This is an optimization exercise on Yosys and OpenROAD, whose aim is small area and a short achievable clock period, not a production implementation.
The RTL of this run was laid out without a check of its function.

Fig. 1: clock distribution
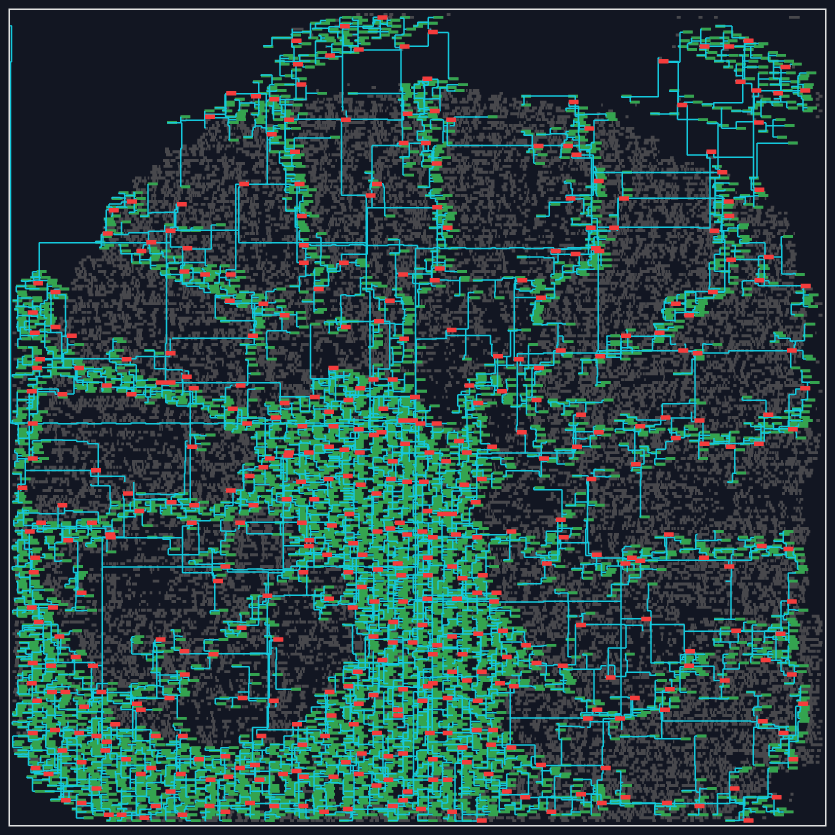
Fig. 2: routing congestion map
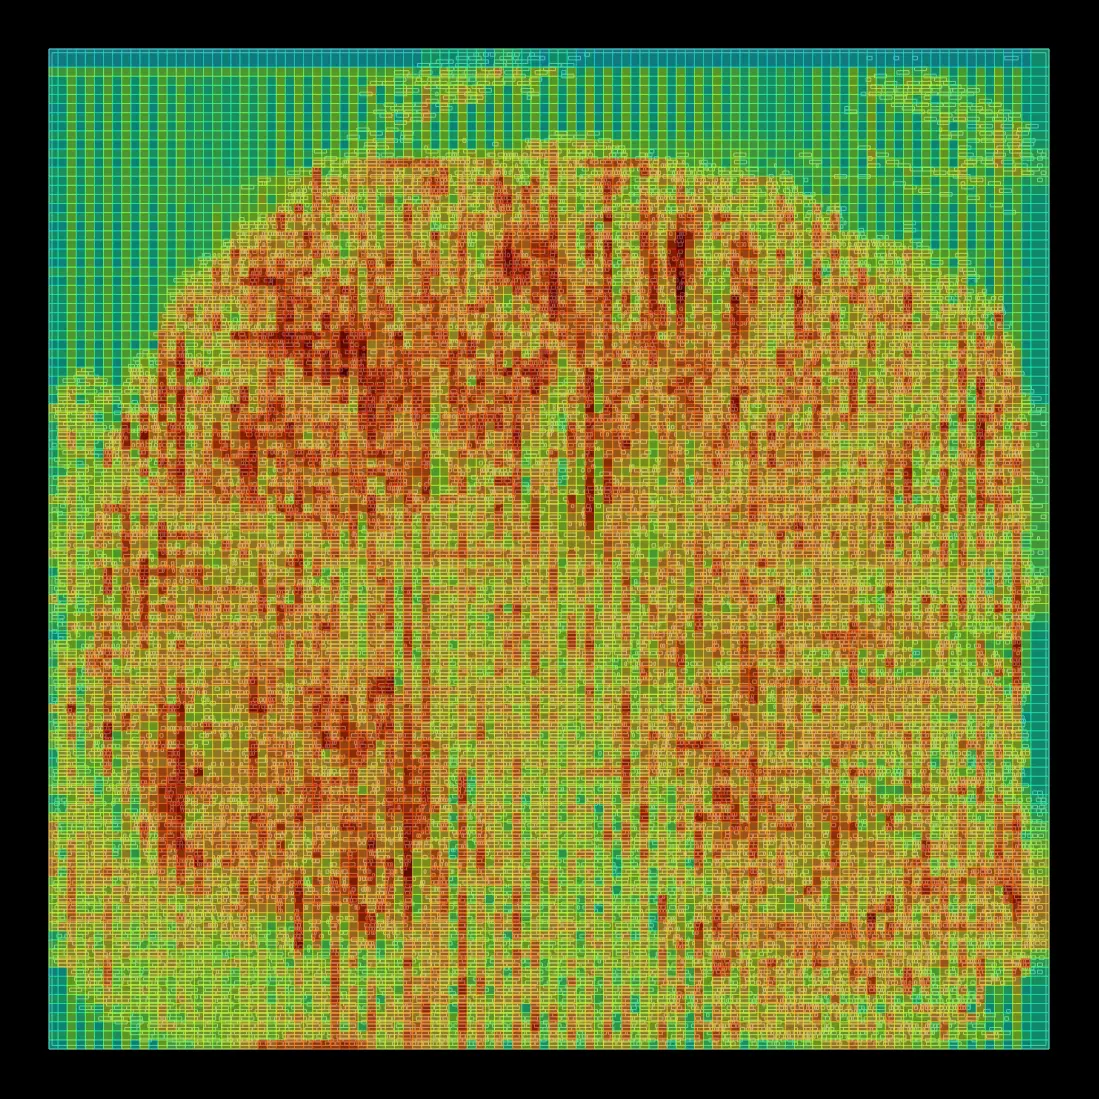
Fig. 3: placement by cell class
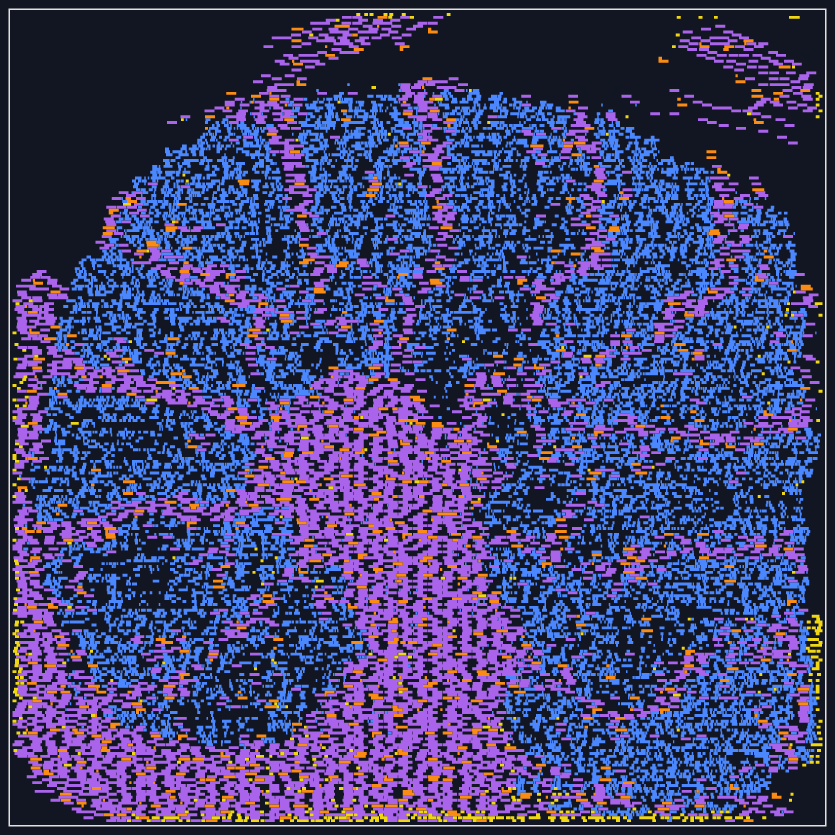
===== run.sh =====
#!/bin/bash
# synth_recipe.tcl (not shown) runs the flow's synth.tcl, then flattens the netlist and writes it again
# the make line also repeats each setting of config.mk as NAME=value (left out here)
make -C /OpenROAD-flow-scripts/flow DESIGN_CONFIG=/design/flow/config.mk WORK_HOME=/design/flow/orfs CLKGATE_MAP_FILE= SYNTH_SCRIPT=/design/flow/synth_recipe.tcl finish

===== config.mk =====
export PLATFORM = sky130hd
export DESIGN_NAME = Calculate_NTLM_reg
export DESIGN_NICKNAME = Calculate_NTLM_reg
export VERILOG_FILES = /design/flow/design.v
export SDC_FILE = /design/flow/constraint.sdc
export NUM_CORES = 4
export LEC_CHECK = 0
export CAP_MARGIN = 20
export CORE_MARGIN = 2
export CORE_UTILIZATION = 40
export SLEW_MARGIN = 20

===== constraint.sdc =====
create_clock -name core_clock -period 20.0 [get_ports {clk}]
set_input_delay 4.0000 -clock core_clock [delete_from_list [all_inputs] [get_ports {clk}]]
set_output_delay 4.0000 -clock core_clock [all_outputs]
set_load 0.01 [all_outputs]

===== design.v =====
`timescale 1ns / 10ps
module Calculate_NTLM_reg
(
  	input wire clk,
  	input wire n_rst,
    input wire [0:127] instr,
  	input wire [0:3] length,
    output reg [0:127] hash,
    output reg [0:127] outstr
);
  reg [0:127] clkinstr;
  reg [0:127] clkstr2;
  reg [0:127] clkstr4;
  reg [0:127] clkstr6;
  reg [0:127] clkstr8;
  reg [0:127] clkstr10;
  reg [0:127] clkstr12;
  reg [0:127] clkstr14;
  reg [0:127] clkstr16;
  reg [0:127] clkstr18;
  reg [0:127] clkstr20;
  reg [0:127] clkstr22;
  reg [0:3] clklength;
  reg [0:3] clklength2;
  reg [0:3] clklength4;
  reg [0:3] clklength6;
  reg [0:3] clklength8;
  reg [0:3] clklength10;
  reg [0:3] clklength12;
  reg [0:3] clklength14;
  reg [0:3] clklength16;
  reg [0:3] clklength18;
  reg [0:287] buff;
  reg [0:287] buff2;
  reg [0:287] buff4;
  reg [0:287] buff6;
  reg [0:287] buff8;
  reg [0:287] buff10;
  reg [0:287] buff12;
  reg [0:287] buff14;
  reg [0:287] buff16;
  reg [0:191] buff18;
  reg [0:127] buff20;
  reg [0:63] buff22;
  parameter ai = 32'h67452301;
  parameter bi = 32'hefcdab89;
  parameter ci = 32'h98badcfe;
  parameter di = 32'h10325476;
  parameter root2 = 32'h5a827999;
  parameter root3 = 32'h6ed9eba1;
  reg [0:31] a1;
  reg [0:31] a2;
  reg [0:31] a3;
  reg [0:31] a4;
  reg [0:31] a5;
  reg [0:31] a6;
  reg [0:31] a7;
  reg [0:31] a8;
  reg [0:31] a9;
  reg [0:31] a10;
  reg [0:31] a11;
  reg [0:31] a12;
  reg [0:31] a13;
  reg [0:31] a14;
  reg [0:31] a15;
  reg [0:31] a16;
  reg [0:31] a17;
  reg [0:31] a18;
  reg [0:31] a19;
  reg [0:31] a20;
  reg [0:31] a21;
  reg [0:31] a22;
  reg [0:31] a23;
  reg [0:31] a24;
  reg [0:31] b1;
  reg [0:31] b2;
  reg [0:31] b3;
  reg [0:31] b4;
  reg [0:31] b5;
  reg [0:31] b6;
  reg [0:31] b7;
  reg [0:31] b8;
  reg [0:31] b9;
  reg [0:31] b10;
  reg [0:31] b11;
  reg [0:31] b12;
  reg [0:31] b13;
  reg [0:31] b14;
  reg [0:31] b15;
  reg [0:31] b16;
  reg [0:31] b17;
  reg [0:31] b18;
  reg [0:31] b19;
  reg [0:31] b20;
  reg [0:31] b21;
  reg [0:31] b22;
  reg [0:31] b23;
  reg [0:31] b24;
  reg [0:31] c1;
  reg [0:31] c2;
  reg [0:31] c3;
  reg [0:31] c4;
  reg [0:31] c5;
  reg [0:31] c6;
  reg [0:31] c7;
  reg [0:31] c8;
  reg [0:31] c9;
  reg [0:31] c10;
  reg [0:31] c11;
  reg [0:31] c12;
  reg [0:31] c13;
  reg [0:31] c14;
  reg [0:31] c15;
  reg [0:31] c16;
  reg [0:31] c17;
  reg [0:31] c18;
  reg [0:31] c19;
  reg [0:31] c20;
  reg [0:31] c21;
  reg [0:31] c22;
  reg [0:31] c23;
  reg [0:31] c24;
  reg [0:31] d1;
  reg [0:31] d2;
  reg [0:31] d3;
  reg [0:31] d4;
  reg [0:31] d5;
  reg [0:31] d6;
  reg [0:31] d7;
  reg [0:31] d8;
  reg [0:31] d9;
  reg [0:31] d10;
  reg [0:31] d11;
  reg [0:31] d12;
  reg [0:31] d13;
  reg [0:31] d14;
  reg [0:31] d15;
  reg [0:31] d16;
  reg [0:31] d17;
  reg [0:31] d18;
  reg [0:31] d19;
  reg [0:31] d20;
  reg [0:31] d21;
  reg [0:31] d22;
  reg [0:31] d23;
  reg [0:127] temphash;
  reg [0:31] d24;
 reg [0:31] a2next;
 reg [0:31] b2next;
 reg [0:31] c2next;
 reg [0:31] d2next;
 reg [0:31] a4next;
 reg [0:31] b4next;
 reg [0:31] c4next;
 reg [0:31] d4next;
 reg [0:31] a6next;
 reg [0:31] b6next;
 reg [0:31] c6next;
 reg [0:31] d6next;
 reg [0:31] a8next;
 reg [0:31] b8next;
 reg [0:31] c8next;
 reg [0:31] d8next;
 reg [0:31] a10next;
 reg [0:31] b10next;
 reg [0:31] c10next;
 reg [0:31] d10next;
 reg [0:31] a12next;
 reg [0:31] b12next;
 reg [0:31] c12next;
 reg [0:31] d12next;
 reg [0:31] a14next;
 reg [0:31] b14next;
 reg [0:31] c14next;
 reg [0:31] d14next;
 reg [0:31] a16next;
 reg [0:31] b16next;
 reg [0:31] c16next;
 reg [0:31] d16next;
 reg [0:31] a18next;
 reg [0:31] b18next;
 reg [0:31] c18next;
 reg [0:31] d18next;
 reg [0:31] a20next;
 reg [0:31] b20next;
 reg [0:31] c20next;
 reg [0:31] d20next;
 reg [0:31] a22next;
 reg [0:31] b22next;
 reg [0:31] c22next;
 reg [0:31] d22next;
 reg [0:31] a24next;
 reg [0:31] b24next;
 reg [0:31] c24next;
 reg [0:31] d24next;
    always_comb 
        begin
          buff[0:287] = 0;
          if(clklength >1)buff[32*0:32*0+31] = clkinstr[2 * 8*0:2 * 8*0 +7] | (clkinstr[8*(2 * 0 + 1):8*(2 * 0 + 1) + 7] << 16); 
          if(clklength >3)buff[32*1:32*1+31] = clkinstr[2 * 8*1:2 * 8*1 +7] | (clkinstr[8*(2 * 1 + 1):8*(2 * 1 + 1) + 7] << 16); 
          if(clklength >5)buff[32*2:32*2+31] = clkinstr[2 * 8*2:2 * 8*2 +7] | (clkinstr[8*(2 * 2 + 1):8*(2 * 2 + 1) + 7] << 16); 
          if(clklength >7)buff[32*3:32*3+31] = clkinstr[2 * 8*3:2 * 8*3 +7] | (clkinstr[8*(2 * 3 + 1):8*(2 * 3 + 1) + 7] << 16); 
          if(clklength >9)buff[32*4:32*4+31] = clkinstr[2 * 8*4:2 * 8*4 +7] | (clkinstr[8*(2 * 4 + 1):8*(2 * 4 + 1) + 7] << 16); 
          if(clklength >11)buff[32*5:32*5+31] = clkinstr[2 * 8*5:2 * 8*5 +7] | (clkinstr[8*(2 * 5 + 1):8*(2 * 5 + 1) + 7] << 16); 
          if(clklength >13)buff[32*6:32*6+31] = clkinstr[2 * 8*6:2 * 8*6 +7] | (clkinstr[8*(2 * 6 + 1):8*(2 * 6 + 1) + 7] << 16); 
          if(clklength >15)buff[32*7:32*7+31] = clkinstr[2 * 8*7:2 * 8*7 +7] | (clkinstr[8*(2 * 7 + 1):8*(2 * 7 + 1) + 7] << 16); 
          if(clklength == 0) begin
            buff[32*(0/2):32*(0/2) + 31] = 8'h80;
            buff[32*(0/2) + 32:8*32 + 31] = 0;
          end
          else if(clklength == 1) begin
            buff[32*(1/2):32*(1/2) + 31] = clkinstr[8*(1 - 1):8*(1 - 1) + 7] | 24'h800000;
            buff[32*(1/2) + 32:8*32 + 31] = 0;
          end
          else if(clklength == 2)begin
            buff[32*(2/2):32*(2/2) + 31] = 8'h80;
            buff[32*(2/2) + 32:8*32 + 31] = 0;
          end
          else if(clklength == 3) begin
            buff[32*(3/2):32*(3/2) + 31] = clkinstr[8*(3 - 1):8*(3 - 1) + 7] | 24'h800000;
            buff[32*(3/2) + 32:8*32 + 31] = 0;
          end
          else if(clklength == 4)begin
            buff[32*(4/2):32*(4/2) + 31] = 8'h80;
            buff[32*(4/2) + 32:8*32 + 31] = 0;
          end
          else if(clklength == 5)begin
            buff[32*(5/2):32*(5/2) + 31] = clkinstr[8*(5 - 1):8*(5 - 1) + 7] | 24'h800000;
            buff[32*(5/2) + 32:8*32 + 31] = 0;
          end
          else if(clklength == 6)begin
            buff[32*(6/2):32*(6/2) + 31] = 8'h80;
            buff[32*(6/2) + 32:8*32 + 31] = 0;
          end
          else if(clklength == 7)begin
            buff[32*(7/2):32*(7/2) + 31] = clkinstr[8*(7 - 1):8*(7 - 1) + 7] | 24'h800000;
            buff[32*(7/2) + 32:8*32 + 31] = 0;
          end
          else if(clklength == 8)begin
            buff[32*(8/2):32*(8/2) + 31] = 8'h80;
            buff[32*(8/2) + 32:8*32 + 31] = 0;
          end
          else if(clklength == 9)begin
            buff[32*(9/2):32*(9/2) + 31] = clkinstr[8*(9 - 1):8*(9 - 1) + 7] | 24'h800000;
            buff[32*(9/2) + 32:8*32 + 31] = 0;
          end
          else if(clklength == 10)begin
            buff[32*(10/2):32*(10/2) + 31] = 8'h80;
            buff[32*(10/2) + 32:8*32 + 31] = 0;
          end
          else if(clklength == 11)begin
            buff[32*(11/2):32*(11/2) + 31] = clkinstr[8*(11 - 1):8*(11 - 1) + 7] | 24'h800000;
            buff[32*(11/2) + 32:8*32 + 31] = 0;
          end
          else if(clklength == 12)begin
            buff[32*(12/2):32*(12/2) + 31] = 8'h80;
            buff[32*(12/2) + 32:8*32 + 31] = 0;
          end
          else if(clklength == 13)begin
            buff[32*(13/2):32*(13/2) + 31] = clkinstr[8*(13 - 1):8*(13 - 1) + 7] | 24'h800000;
            buff[32*(13/2) + 32:8*32 + 31] = 0;
          end
          else if(clklength == 14)begin
            buff[32*(14/2):32*(14/2) + 31] = 8'h80;
            buff[32*(14/2) + 32:8*32 + 31] = 0;
          end
          else if(clklength == 15)begin
            buff[32*(15/2):32*(15/2) + 31] = clkinstr[8*(15 - 1):8*(15 - 1) + 7] | 24'h800000;
            buff[32*(15/2) + 32:8*32 + 31] = 0;
          end
          else begin 
            buff[32*(16/2):32*(16/2) + 31] = 8'h80;
          end
          a1 = ai + ((di ^ (bi & (ci ^ di)))  +  buff[32*0 : 32*0 + 31]);
          a2next = (a1 << 3 ) | (a1 >> 29);
          d1 = di + ((ci ^ (a2next & (bi ^ ci)))  +  buff[32*1 : 32*1 + 31]);
          d2next = (d1 << 7 ) | (d1 >> 25);
          c1 = ci + ((bi ^ (d2next & (a2next ^ bi)))  +  buff[2*32 : 2*32 + 31]);
          c2next = (c1 << 11) | (c1 >> 21);
          b1 = bi + ((a2next ^ (c2next & (d2next ^ a2next)))  +  buff[3*32 : 3*32 + 31]);
          b2next = (b1 << 19) | (b1 >> 13);
          a3 = a2 + ((d2 ^ (b2 & (c2 ^ d2)))  +  buff2[32*4 : 32*4 + 31])  ;
          a4next = (a3 << 3 ) | (a3 >> 29);
          d3 = d2 + ((c2 ^ (a4next & (b2 ^ c2)))  +  buff2[32*5 : 32*5 + 31])  ;
          d4next = (d3 << 7 ) | (d3 >> 25);
          c3 = c2 + ((b2 ^ (d4next & (a4next ^ b2)))  +  buff2[32*6 : 32*6 + 31])  ;
          c4next = (c3 << 11) | (c3 >> 21);
          b3 = b2 + ((a4next ^ (c4next & (d4next ^ a4next)))  +  buff2[32*7 : 32*7 + 31])  ;
          b4next = (b3 << 19) | (b3 >> 13);
          a5 = a4 + ((d4 ^ (b4 & (c4 ^ d4)))  +  buff4[32*8 : 32*8 + 31])  ;
          a6next = (a5 << 3 ) | (a5 >> 29);
          d5 = d4 + ((c4 ^ (a6next & (b4 ^ c4)))) ;
          d6next = (d5 << 7 ) | (d5 >> 25);
          c5 = c4 + ((b4 ^ (d6next & (a6next ^ b4)))) ;
          c6next = (c5 << 11) | (c5 >> 21);
          b5 = b4 + ((a6next ^ (c6next & (d6next ^ a6next)))) ;
          b6next = (b5 << 19) | (b5 >> 13);
          a7 = a6 + (d6 ^ (b6 & (c6 ^ d6)));
          a8next = (a7 << 3 ) | (a7 >> 29);
          d7 = d6 + (c6 ^ (a8next & (b6 ^ c6)));
          d8next = (d7 << 7 ) | (d7 >> 25);
          c7 = c6 + (b6 ^ (d8next & (a8next ^ b6)))  +  (clklength6 << 4) ;
          c8next = (c7 << 11) | (c7 >> 21);
          b7 = b6 + (a8next ^ (c8next & (d8next ^ a8next)));
          b8next = (b7 << 19) | (b7 >> 13);
          a9 = a8 + ((b8 & (c8 | d8)) | (c8 & d8)) + buff8[32*0 : 32*0 + 31] +root2; 
          a10next = (a9<<3 ) | (a9>>29);
          d9 = d8 + ((a10next & (b8 | c8)) | (b8 & c8)) + buff8[32*4 : 32*4 + 31] +root2; 
          d10next = (d9<<5 ) | (d9>>27);
          c9 = c8 + ((d10next & (a10next | b8)) | (a10next & b8)) + buff8[32*8 : 32*8 + 31] +root2; 
          c10next = (c9<<9 ) | (c9>>23);
          b9 = b8 + ((c10next & (d10next | a10next)) | (d10next & a10next)) +root2; 
          b10next = (b9<<13) | (b9>>19);
          a11 = a10 + ((b10 & (c10 | d10)) | (c10 & d10)) + buff10[32*1 : 32*1 + 31] +root2; 
          a12next = (a11<<3 ) | (a11>>29);
          d11 = d10 + ((a12next & (b10 | c10)) | (b10 & c10)) + buff10[32*5 : 32*5 + 31] +root2; 
          d12next = (d11<<5 ) | (d11>>27);
          c11 = c10 + ((d12next & (a12next | b10)) | (a12next & b10)) +root2; 
          c12next = (c11<<9 ) | (c11>>23);
          b11 = b10 + ((c12next & (d12next | a12next)) | (d12next & a12next)) +root2; 
          b12next = (b11<<13) | (b11>>19);
          a13 = a12 + ((b12 & (c12 | d12)) | (c12 & d12)) + buff12[32*2 : 32*2 + 31] +root2; 
          a14next = (a13<<3 ) | (a13>>29);
          d13 = d12 + ((a14next & (b12 | c12)) | (b12 & c12)) + buff12[32*6 : 32*6 + 31] +root2; 
          d14next = (d13<<5 ) | (d13>>27);
          c13 = c12 +((d14next & (a14next | b12)) | (a14next & b12)) +root2; 
          c14next = (c13<<9 ) | (c13>>23);
          b13 = b12 + ((c14next & (d14next | a14next)) | (d14next & a14next)) + (clklength12 << 4) +root2; 
          b14next = (b13<<13) | (b13>>19);
          a15 = a14 + ((b14 & (c14 | d14)) | (c14 & d14)) + buff14[32*3 : 32*3 + 31] +root2; 
          a16next = (a15<<3 ) | (a15>>29);
          d15 = d14 + ((a16next & (b14 | c14)) | (b14 & c14)) + buff14[32*7 : 32*7 + 31] +root2; 
          d16next = (d15<<5 ) | (d15>>27);
          c15 = c14 + ((d16next & (a16next | b14)) | (a16next & b14)) +root2; 
          c16next = (c15<<9 ) | (c15>>23);
          b15 = b14 + ((c16next & (d16next | a16next)) | (d16next & a16next)) +root2; 
          b16next = (b15<<13) | (b15>>19);
          a17 = a16 + (d16 ^ c16 ^ b16) + buff16[32*0 : 32*0 + 31]  +  root3; 
          a18next = (a17 << 3 ) | (a17 >> 29);
          d17 = d16 + (c16 ^ b16 ^ a18next) + buff16[32*8 : 32*8 + 31]  +  root3; 
          d18next = (d17 << 9 ) | (d17 >> 23);
          c17 = c16 + (b16 ^ a18next ^ d18next) + buff16[32*4 : 32*4 + 31]  +  root3; 
          c18next = (c17 << 11) | (c17 >> 21);
          b17 = b16 + (a18next ^ d18next ^ c18next) +  root3; 
          b18next = (b17 << 15) | (b17 >> 17);
          a19 = a18 + (d18 ^ c18 ^ b18) + buff18[32*1 : 32*1 + 31]  +  root3; 
          a20next = (a19 << 3 ) | (a19 >> 29);
          d19 = d18 + (c18 ^ b18 ^ a20next) +  root3; 
          d20next = (d19 << 9 ) | (d19 >> 23);
          c19 = c18 + (b18 ^ a20next ^ d20next) + buff18[32*4 : 32*4 + 31]  +  root3; 
          c20next = (c19 << 11) | (c19 >> 21);
          b19 = b18 + (a20next ^ d20next ^ c20next) + (clklength18 << 4) +  root3; 
          b20next = (b19 << 15) | (b19 >> 17);
          a21 = a20 + (d20 ^ c20 ^ b20) + buff20[32*0 : 32*0 + 31]  +  root3; 
          a22next = (a21 << 3 ) | (a21 >> 29);
          d21 = d20 + (c20 ^ b20 ^ a22next)  +  root3; 
          d22next = (d21 << 9 ) | (d21 >> 23);
          c21 = c20 + (b20 ^ a22next ^ d22next) + buff20[32*2 : 32*2 + 31]  +  root3; 
          c22next = (c21 << 11) | (c21 >> 21);
          b21 = b20 + (a22next ^ d22next ^ c22next) + root3; 
          b22next = (b21 << 15) | (b21 >> 17);
          a23 = a22 + (d22 ^ c22 ^ b22) + buff22[32*0 : 32*0 + 31]  +  root3; 
          a24next = (a23 << 3 ) | (a23 >> 29);
          d23 = d22 + (c22 ^ b22 ^ a24next) +  root3; 
          d24next = (d23 << 9 ) | (d23 >> 23);
          c23 = c22 + (b22 ^ a24next ^ d24next) + buff22[32*1 : 32*1 + 31]  +  root3; 
          c24next = (c23 << 11) | (c23 >> 21);
          b23 = b22 + (a24next ^ d24next ^ c24next) +  root3; 
          b24next = (b23 << 15) | (b23 >> 17);
          temphash[0:31] = a24 + ai;
          temphash[32:63] = b24 + bi;
          temphash[64:95] = c24 + ci;
          temphash[96:127] = d24 + di;
          hash[0*8:1*8 - 1] = temphash[3*8:4*8 - 1];
          hash[1*8:2*8 - 1] = temphash[2*8:3*8 - 1];
          hash[2*8:3*8 - 1] = temphash[1*8:2*8 - 1];
          hash[3*8:4*8 - 1] = temphash[0*8:1*8 - 1];
          hash[4*8:5*8 - 1] = temphash[7*8:8*8 - 1];
          hash[5*8:6*8 - 1] = temphash[6*8:7*8 - 1];
          hash[6*8:7*8 - 1] = temphash[5*8:6*8 - 1];
          hash[7*8:8*8 - 1] = temphash[4*8:5*8 - 1];
          hash[8*8:9*8 - 1] = temphash[11*8:12*8 - 1];
          hash[9*8:10*8 - 1] = temphash[10*8:11*8 - 1];
          hash[10*8:11*8 - 1] = temphash[9*8:10*8 - 1];
          hash[11*8:12*8 - 1] = temphash[8*8:9*8 - 1];
          hash[12*8:13*8 - 1] = temphash[15*8:16*8 - 1];
          hash[13*8:14*8 - 1] = temphash[14*8:15*8 - 1];
          hash[14*8:15*8 - 1] = temphash[13*8:14*8 - 1];
          hash[15*8:16*8 - 1] = temphash[12*8:13*8 - 1];
        end
  always_ff @ (posedge clk, negedge n_rst) begin
    if(n_rst == 0 ) begin 
      a2 <= 0;
      b2 <= 0;
      c2 <= 0;
      d2 <= 0;
      a4 <= 0;
      b4 <= 0;
      c4 <= 0;
      d4 <= 0;
      a6 <= 0;
      b6 <= 0;
      c6 <= 0;
      d6 <= 0;
      a8 <= 0;
      b8 <= 0;
      c8 <= 0;
      d8 <= 0;
      a10 <= 0;
      b10 <= 0;
      c10 <= 0;
      d10 <= 0;
      a12 <= 0;
      b12 <= 0;
      c12 <= 0;
      d12 <= 0;
      a14 <= 0;
      b14 <= 0;
      c14 <= 0;
      d14 <= 0;
      a16 <= 0;
      b16 <= 0;
      c16 <= 0;
      d16 <= 0;
      a18 <= 0;
      b18 <= 0;
      c18 <= 0;
      d18 <= 0;
      a20 <= 0;
      b20 <= 0;
      c20 <= 0;
      d20 <= 0;
      a22 <= 0;
      b22 <= 0;
      c22 <= 0;
      d22 <= 0;
      a24 <= 0;
      b24 <= 0;
      c24 <= 0;
      d24 <= 0;
      buff2 <= 0;
      buff4 <= 0;
      buff6 <= 0;
      buff8 <= 0;
      buff10 <= 0;
      buff12 <= 0;
      buff14 <= 0;
      buff16 <= 0;
      buff18 <= 0;
      buff20 <= 0;
      buff22 <= 0;
      clklength2 <= 0;
      clklength4 <= 0;
      clklength6 <= 0;
      clklength8 <= 0;
      clklength10 <= 0;
      clklength12 <= 0;
      clklength14 <= 0;
      clklength16 <= 0;
      clklength18 <= 0;
      clklength <= 1;
      clkinstr <= 0;
      clkstr2 <= 0;
      clkstr4 <= 0;
      clkstr6 <= 0;
      clkstr8 <= 0;
      clkstr10 <= 0;
      clkstr12 <= 0;
      clkstr14 <= 0;
      clkstr16 <= 0;
      clkstr18 <= 0;
      clkstr20 <= 0;
      clkstr22 <= 0;
      outstr <= 0;
    end
    else begin
      a2 <= a2next;
      b2 <= b2next;
      c2 <= c2next;
      d2 <= d2next;
      a4 <= a4next;
      b4 <= b4next;
      c4 <= c4next;
      d4 <= d4next;
      a6 <= a6next;
      b6 <= b6next;
      c6 <= c6next;
      d6 <= d6next;
      a8 <= a8next;
      b8 <= b8next;
      c8 <= c8next;
      d8 <= d8next;
      a10 <= a10next;
      b10 <= b10next;
      c10 <= c10next;
      d10 <= d10next;
      a12 <= a12next;
      b12 <= b12next;
      c12 <= c12next;
      d12 <= d12next;
      a14 <= a14next;
      b14 <= b14next;
      c14 <= c14next;
      d14 <= d14next;
      a16 <= a16next;
      b16 <= b16next;
      c16 <= c16next;
      d16 <= d16next;
      a18 <= a18next;
      b18 <= b18next;
      c18 <= c18next;
      d18 <= d18next;
      a20 <= a20next;
      b20 <= b20next;
      c20 <= c20next;
      d20 <= d20next;
      a22 <= a22next;
      b22 <= b22next;
      c22 <= c22next;
      d22 <= d22next;
      a24 <= a24next;
      b24 <= b24next;
      c24 <= c24next;
      d24 <= d24next;
      buff2 <= buff;
      buff4 <= buff2;
      buff6 <= buff4;
      buff8 <= buff6;
      buff10 <= buff8;
      buff12 <= buff10;
      buff14 <= buff12;
      buff16 <= buff14;
      buff18[0:2*32 + 31] <= buff16[1*32:3*32 + 31];
      buff18[3*32:5*32 + 31] <= buff16[5*32:7*32 + 31];
      buff20[0:31] <= buff18[0:31];
      buff20[1*32:2*32 + 31] <= buff18[2*32:3*32 + 31];
      buff20[3*32:3*32 + 31] <= buff18[5*32:5*32 + 31];
      buff22[0:0*32 + 31] <= buff20[1*32:1*32 + 31];
      buff22[1*32:1*32 + 31] <= buff20[3*32:3*32 + 31];
      clkinstr <= instr;
      clklength <= length;
      clklength2 <= clklength;
      clklength4 <= clklength2;
      clklength6 <= clklength4;
      clklength8 <= clklength6;
      clklength10 <= clklength8;
      clklength12 <= clklength10;
      clklength14 <= clklength12;
      clklength16 <= clklength14;
      clklength18 <= clklength16;
      clkstr2 <= clkinstr;
      clkstr4 <= clkstr2;
      clkstr6 <= clkstr4;
      clkstr8 <= clkstr6;
      clkstr10 <= clkstr8;
      clkstr12 <= clkstr10;
      clkstr14 <= clkstr12;
      clkstr16 <= clkstr14;
      clkstr18 <= clkstr16;
      clkstr20 <= clkstr18;
      clkstr22 <= clkstr20;
      outstr <= clkstr22;
    end
  end
endmodule

==> flow_metrics.py <==
metrics = {
    "cells_and_area": {
        "design_area_mm2": 0.258,
        "layout.nets": 24158,
        "final_cell_mix": "4384 x dfrtp_1, 2934 x ha_1, 2930 x inv_1",
        "layout.cells.non_filler": 28683,
        "layout_commonest_cell": "dfrtp_1",
    },
    "global_routing": {
        "grt_overflow_total": 0,
        "grt_first_pass_wirelength_mm": 1100,
        "antenna_found_initial": 93,
    },
    "critical_path": {
        "path_delay_family": "compound AO/OA/AOI/OAI gates",
        "critical-path-max-stage-delay_ns": 0.78,
        "crit_end": "b10[19]$_DFF_PN0_",
        "crit_required_ns": 20.92,
        "startpoint": "b8[25]$_DFF_PN0_",
        "worstSetupPathType": "reg2reg",
        "slowest_stage": "xor2_1",
        "crit_fanout": 6,
        "critPathBufInv": 3,
        "critical_path_depth": 69,
        "startpoint_type": "flip-flop",
    },
    "timing": {
        "fin_skew_ns": 0.112,
        "rsz0062_at_grt": "no",
        "slew_headroom": 0.145,
        "setup_violations": 0,
        "tightest_slew_ns": 1.27,
        "tns_ns": 0,
        "setup_slack_ns": 1.24,
        "fmax_mhz": 53.3,
        "hold_ws_ns": 0.290,
    },
    "floorplan": {
        "die_h_um": 759,
        "die_area_mm2": 0.576,
        "num_rows": 277,
        "coreArea_mm2": 0.568,
        "initial_core_util": 0.401,
    },
    "logic_synthesis": {
        "muxShareOfSynthArea": 0.0184,
        "yosys.area_share.simple": 0.0568,
        "yosys.area_share.adder": 0.207,
        "yosysUniqueCellTypes": 121,
        "ys_warn_count": 1,
        "synth_cells": 19828,
        "async_flop_share": 1.00,
        "synth_top_family_by_area": "adder cells",
        "ys_ff_latch": 4385,
        "synth.area.top_cells": "dfrtp_1 48%, ha_1 16%, xnor2_1 5.8%, inv_1 4.8%, fa_1 3.1%",
    },
    "flow_run": {
        "cap_violations": 0,
    },
    "min_path": {
        "min-delay-start": "clkstr8[25]$_DFF_PN0_",
        "hold_class": "reg2reg",
    },
    "clocking": {
        "insertion_delay_ns": 1.05,
        "cts_buffers": 447,
        "htree_levels": 5,
        "postCtsSetupRepairBufs": 0,
        "cts_root_buffer": "clkbuf_16",
    },
    "place": {
        "numPortBuffers": 389,
        "globalplace.congestion": 0.985,
        "dp_hpwl_mm": 649,
        "dp_cells": 27823,
        "dpl_cell_area_mm2": 0.242,
    },
    "routing": {
        "via_per_inst": 5.18,
        "post-route-drc-count": 0,
    },
    "status": {
        "outcome": "timing/DRC/antenna clean",
    },
}
Notes on Fig. 1 above:
[clock wires] cyan | length: 56.2 mm
[clock-net drivers] red | count: 447
[flip-flops] green | count: 4385
flops lie: spread over the die
routed clock nets: 448

Notes on Fig. 2 above:
grt peak-use layer: met2
met3 Track Usage GR: 0.0384
GRT Resource Usage Total: 0.269
M2 GR Usage: 0.428
Routed WL per cell: 27.2 um

Notes on Fig. 3 above:
| class | colour | cells |
|---|---|---|
| remaining buffers and delay cells | yellow | 510 |
| sequential cells | purple | 4385 |
| remaining logic cells | blue | 15396 |
| clock drivers and dummy loads | orange | 830 |

[layer usage]
metal,wire [um],global-route usage
met1,352000,0.377
met2,353000,0.428
met3,42300,0.0384
met4,31500,0.0921
met5,140,0
[registers in the layout, indices dropped and copies added (netlist names), 122 cells and up]
register  count
buff16      122
clkstr16    128
clkstr2     128
buff2       122
clkstr20    128
clkstr22    128
buff6       122
clkstr8     128
buff14      122
outstr      128
clkstr18    128
clkstr14    128
buff10      122
clkstr12    128
clkstr10    128
buff12      122
clkstr6     128
buff4       122
buff8       122
clkstr4     128
clkinstr    128
[area by class of cell]
class	count	area [um^2]	area share
diodes	29	72.6	0.000281
clock inverters	248	3550	0.0138
inverters	2932	11000	0.0426
repair buffers	510	5040	0.0195
well taps	7533	9430	0.0365
flip-flops and latches	4385	110000	0.425
clock buffers	582	12400	0.0480
multi-input cells	12464	107000	0.415
[kinds of logic (layout without fill, tap and decap cells)]
kind of cell               count (synthesis)  after routing
DFF                                     4385           4385
AOI/OAI and AO/OA                       3587           3587
xor gates and xnor gates                2207           2207
adders and majority gates               3642           3642
buffers and inverters                   2979           4272
other                                      1             30
and+or+nand+nor                         2648           2648
muxes                                    379            379

## port drivers added, routing unchanged
Ports are ideal in the flow. The routed layout listed here was re-timed in OpenROAD. Step 1 assumes that a clkbuf_16 drives the clock port and a buf_2 every other input. Step 2, shift: input delay + t, output delay - t, t = (earliest + latest rising clock arrival at the registers) / 2. This alone moves slack from input paths to output paths. a / b / c = ideal / step 1 / step 2; a / b = the first two.
t, ns: 1.151
slack for setup (ns): 1.241 / 1.241 / 1.241
latest minus earliest clock arrival (ns): 0.164 / 0.165
slew at the worst register clock pin (ns): 0.07 / 0.07
cell pins on the clock port's net: 1
After both steps this run still meets setup and hold. The setup slack of this run moves by 0.000 ns with the drivers and by 0.000 ns with both steps.
